Source: an optimization exercise on an open RTL-to-GDS flow (aim: small area, a short achievable clock period and few clock cycles per item). Production flows keep margins and buffers that such runs may drop. The RTL was checked by simulation tests, not by an equivalence proof against the original design.

`flow/constraint.sdc`:
```
create_clock -name core_clock -period 4.0 [get_ports {clk_i}]
set_input_delay 0.8000 -clock core_clock [delete_from_list [all_inputs] [get_ports {clk_i}]]
set_output_delay 0.8000 -clock core_clock [all_outputs]
set_load 0.01 [all_outputs]
```
`flow/run.sh`:
```
#!/bin/bash
# synth_recipe.tcl (not shown) runs the flow's synth.tcl, then flattens the netlist and writes it again
# the make line also repeats each setting of config.mk as NAME=value (left out here)
make -C /OpenROAD-flow-scripts/flow DESIGN_CONFIG=/design/flow/config.mk WORK_HOME=/design/flow/orfs CLKGATE_MAP_FILE= SYNTH_SCRIPT=/design/flow/synth_recipe.tcl finish
```
`flow/design.v`:
```
`default_nettype none
module wb_slave_memory #(
    parameter ADDR_WIDTH = 4,
    parameter DATA_WIDTH = 32,
    parameter GRANULE = 8,
    parameter REGISTER_NUM = 16,
    localparam SEL_WIDTH = DATA_WIDTH / GRANULE
) (
    input wire rst_i,
    input wire clk_i,
    input wire [ADDR_WIDTH-1:0] adr_i,
    input wire [DATA_WIDTH-1:0] dat_i,
    output reg [DATA_WIDTH-1:0] dat_o,
    input wire [SEL_WIDTH-1:0] sel_i,
    input wire we_i,
    input wire stb_i,
    output wire ack_o,
    output wire err_o,
    output wire stall_o,
    input wire cyc_i
);
    localparam [1:0] STATE_IDLE = 2'd0;
    localparam [1:0] STATE_PROCESS = 2'd1;
    reg [DATA_WIDTH-1:0] register_value [0:REGISTER_NUM-1];
    reg [ADDR_WIDTH-1:0] r_adr_i;
    reg [DATA_WIDTH-1:0] r_dat_i;
    reg [SEL_WIDTH-1:0] r_sel_i;
    reg r_we_i;
    reg ack;
    reg err;
    reg stall;
    reg [1:0] state;
    integer i;
    always @(posedge clk_i) begin
        if (rst_i) begin
            state <= STATE_IDLE;
            ack <= 1'h0;
            err <= 1'h0;
            stall <= 1'h0;
            for (i = 0; i < REGISTER_NUM; i = i + 1) begin
                register_value[i] <= {DATA_WIDTH{1'h0}};
            end
        end
        else begin
            case (state)
                STATE_IDLE: begin
                    ack <= 1'h0;
                    err <= 1'h0;
                    if (stb_i) begin
                        state <= STATE_PROCESS;
                        r_sel_i <= sel_i;
                        r_adr_i <= adr_i;
                        r_we_i <= we_i;
                        stall <= 1'h1;
                        if (we_i) begin
                            r_dat_i <= dat_i;
                        end
                    end
                end
                STATE_PROCESS: begin
                    if (r_adr_i >= REGISTER_NUM) begin
                        err <= 1'h1;
                        ack <= 1'h0;
                    end
                    else begin
                        for (i = 0; i < SEL_WIDTH; i = i + 1) begin
                            if (r_sel_i[i]) begin
                                if (r_we_i) begin
                                    register_value[r_adr_i][i*GRANULE+:GRANULE] <= r_dat_i[i*GRANULE+:GRANULE];
                                end
                                else begin
                                    dat_o[i*GRANULE+:GRANULE] <= register_value[r_adr_i][i*GRANULE+:GRANULE];
                                end
                            end
                        end
                        ack <= 1'h1;
                        err <= 1'h0;
                    end
                    stall <= 1'h0;
                    state <= STATE_IDLE;
                end
                default: begin
                    state <= STATE_IDLE;
                end
            endcase
        end
    end
    assign ack_o = ack;
    assign err_o = err;
    assign stall_o = stall;
endmodule
```
`flow/config.mk`:
```
export PLATFORM = sky130hd
export DESIGN_NAME = wb_slave_memory
export DESIGN_NICKNAME = wb_slave_memory
export VERILOG_FILES = /design/flow/design.v
export SDC_FILE = /design/flow/constraint.sdc
export NUM_CORES = 4
export LEC_CHECK = 0
export CAP_MARGIN = 20
export CORE_MARGIN = 2
export CORE_UTILIZATION = 40
export SLEW_MARGIN = 20
```
m3.png
(1.5 px per um)
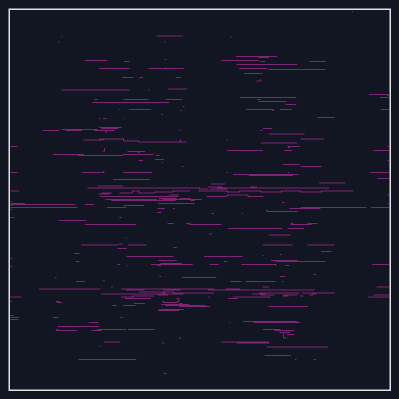
main direction: horizontal
share of all routed wire: 5.8%
longest straight run: 74.8 um
nets with wire on the layer: 162
wire length on this layer: 3610 um

top_view.png
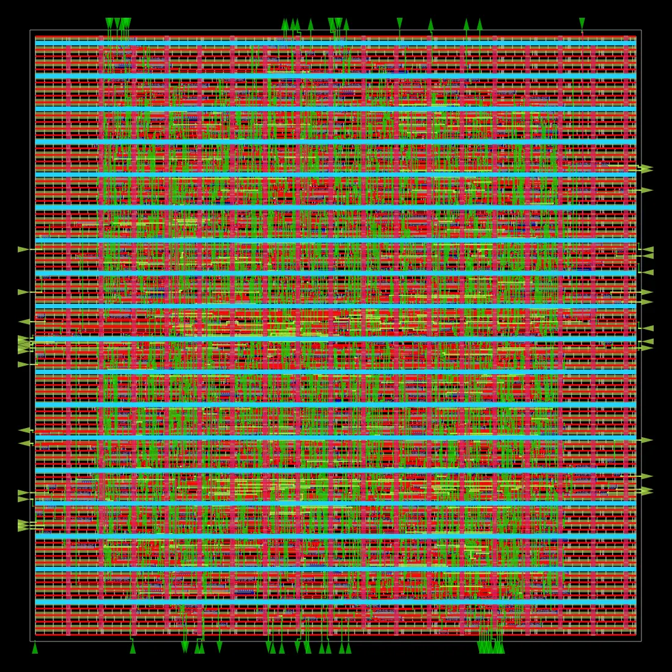
final wirelength: 62400 um
die height: 253 um
post-route cell area: 28600 um2
final cell count without fillers: 2551

port_trees.png
(1.5 px per um)
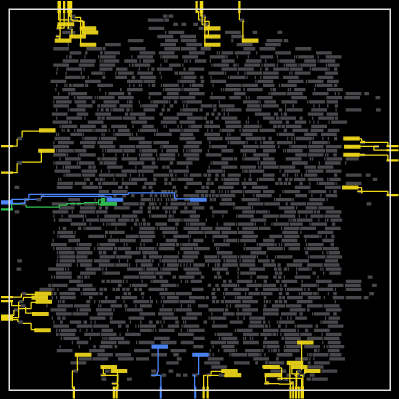
[we_i] green | bits: 1 | direction: input | edge: west | end cells: 2 | buffers: 1 | wire: 71.3 um
[sel_i] blue | bits: 4 | direction: input | edge: 2 south, 2 west | end cells: 4 | buffers: 4 | wire: 264 um
[dat_i] yellow | bits: 32 | direction: input | edge: 11 south, 10 north, 7 west, 4 east | end cells: 32 | buffers: 32 | wire: 807 um

ff_map.png
(1.5 px per um) Other sequential cells in the stronger gray, the rest of the logic in the fainter gray.
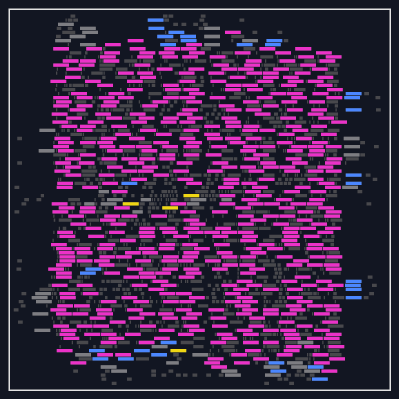
[register_value] magenta | placed flops: 512 | where: all over the die
[r_adr_i] yellow | placed flops: 4 | where: center
[dat_o] blue | placed flops: 32 | where: all over the die
not colored: 44

layers.png
(2 px per um)
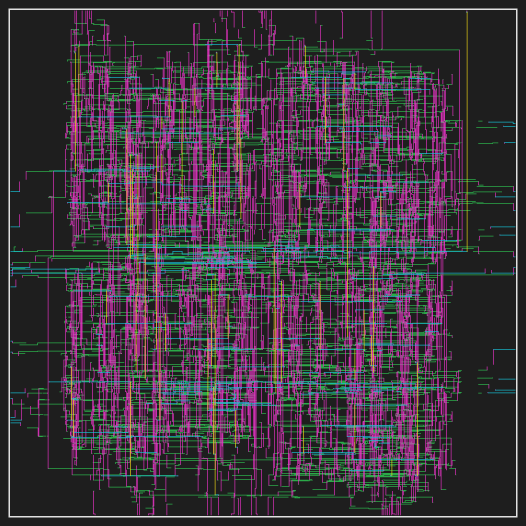
[M3] cyan | wire length: 3610 um
[M2] magenta | wire length: 31.2 mm
[M4] yellow | wire length: 1990 um
[M1] green | wire length: 25.6 mm

==> results.cfg <==
[cts]
cts_resized = 0

[detailed_routing]
ant_nets = 0
route.vias.total = 14100
wl_met1_um = 25600

[global_route]
met2_usage_pct = 33.2
grt_most_used_layer = met2
antenna_found_initial = 0
grt_pass1_vias = 14600

[critical_path]
worstPathRequired_ps = 4240
worst-path-buf-inv = 0
reg2reg_to = register_value[7][31]$_SDFFCE_PN0P_
path_depth = 3

[timing]
fin_crit_ps = 2970
hold_slack_ps = 509

[final_layout]
area_share_nonclk_buffers_pct = 5.34
seq_share_pct = 62.0
mostFrequentLayoutCell = edfxtp_1
flops_and_latches = 592
diodes = 0

[status]
status = no timing/DRC/antenna violations

[power]
maxPowerGroup = registers
p_int_w = 0.0105
p_comb_w = 0.000843

[yosys]
synth_common_cells = edfxtp_1, nor2_1, mux4_2, clkbuf_1, nand2_1
synth_cells = 1623
synth_top_area_share_pct = 70.9
ys_warn_count = 1

[run]
maxCapViolCount = 0
Testbench counts, summed over its fixed seeds: cycles 32,008, items 16,000.

==> port drivers added, routing unchanged <==
No port has a modelled driver above. Below, the same layout with a new extraction and two added sets of constraints.
Step 1, drivers: a clkbuf_16 drives clk_i and a buf_2 each remaining input, both assumed.
Step 2 adds t to the input delays and takes it off the output delays; t is the mean of the earliest and latest rising clock arrival at the registers after step 1. Input paths then give back, and output paths get back, about the clock's delay inside the block.
Three values: ideal, step 1, step 2; two values: the first two.
t, ns: 0.671
setup WS [ns]: 1.035 / 1.035 / 0.896
clock arrival spread, ns: 0.023 / 0.023
worst register clock-pin slew, ns: 0.06 / 0.06
After both steps this run still meets setup and hold. For this run, drivers alone change the setup slack by 0.000 ns; drivers and shift together by -0.139 ns.
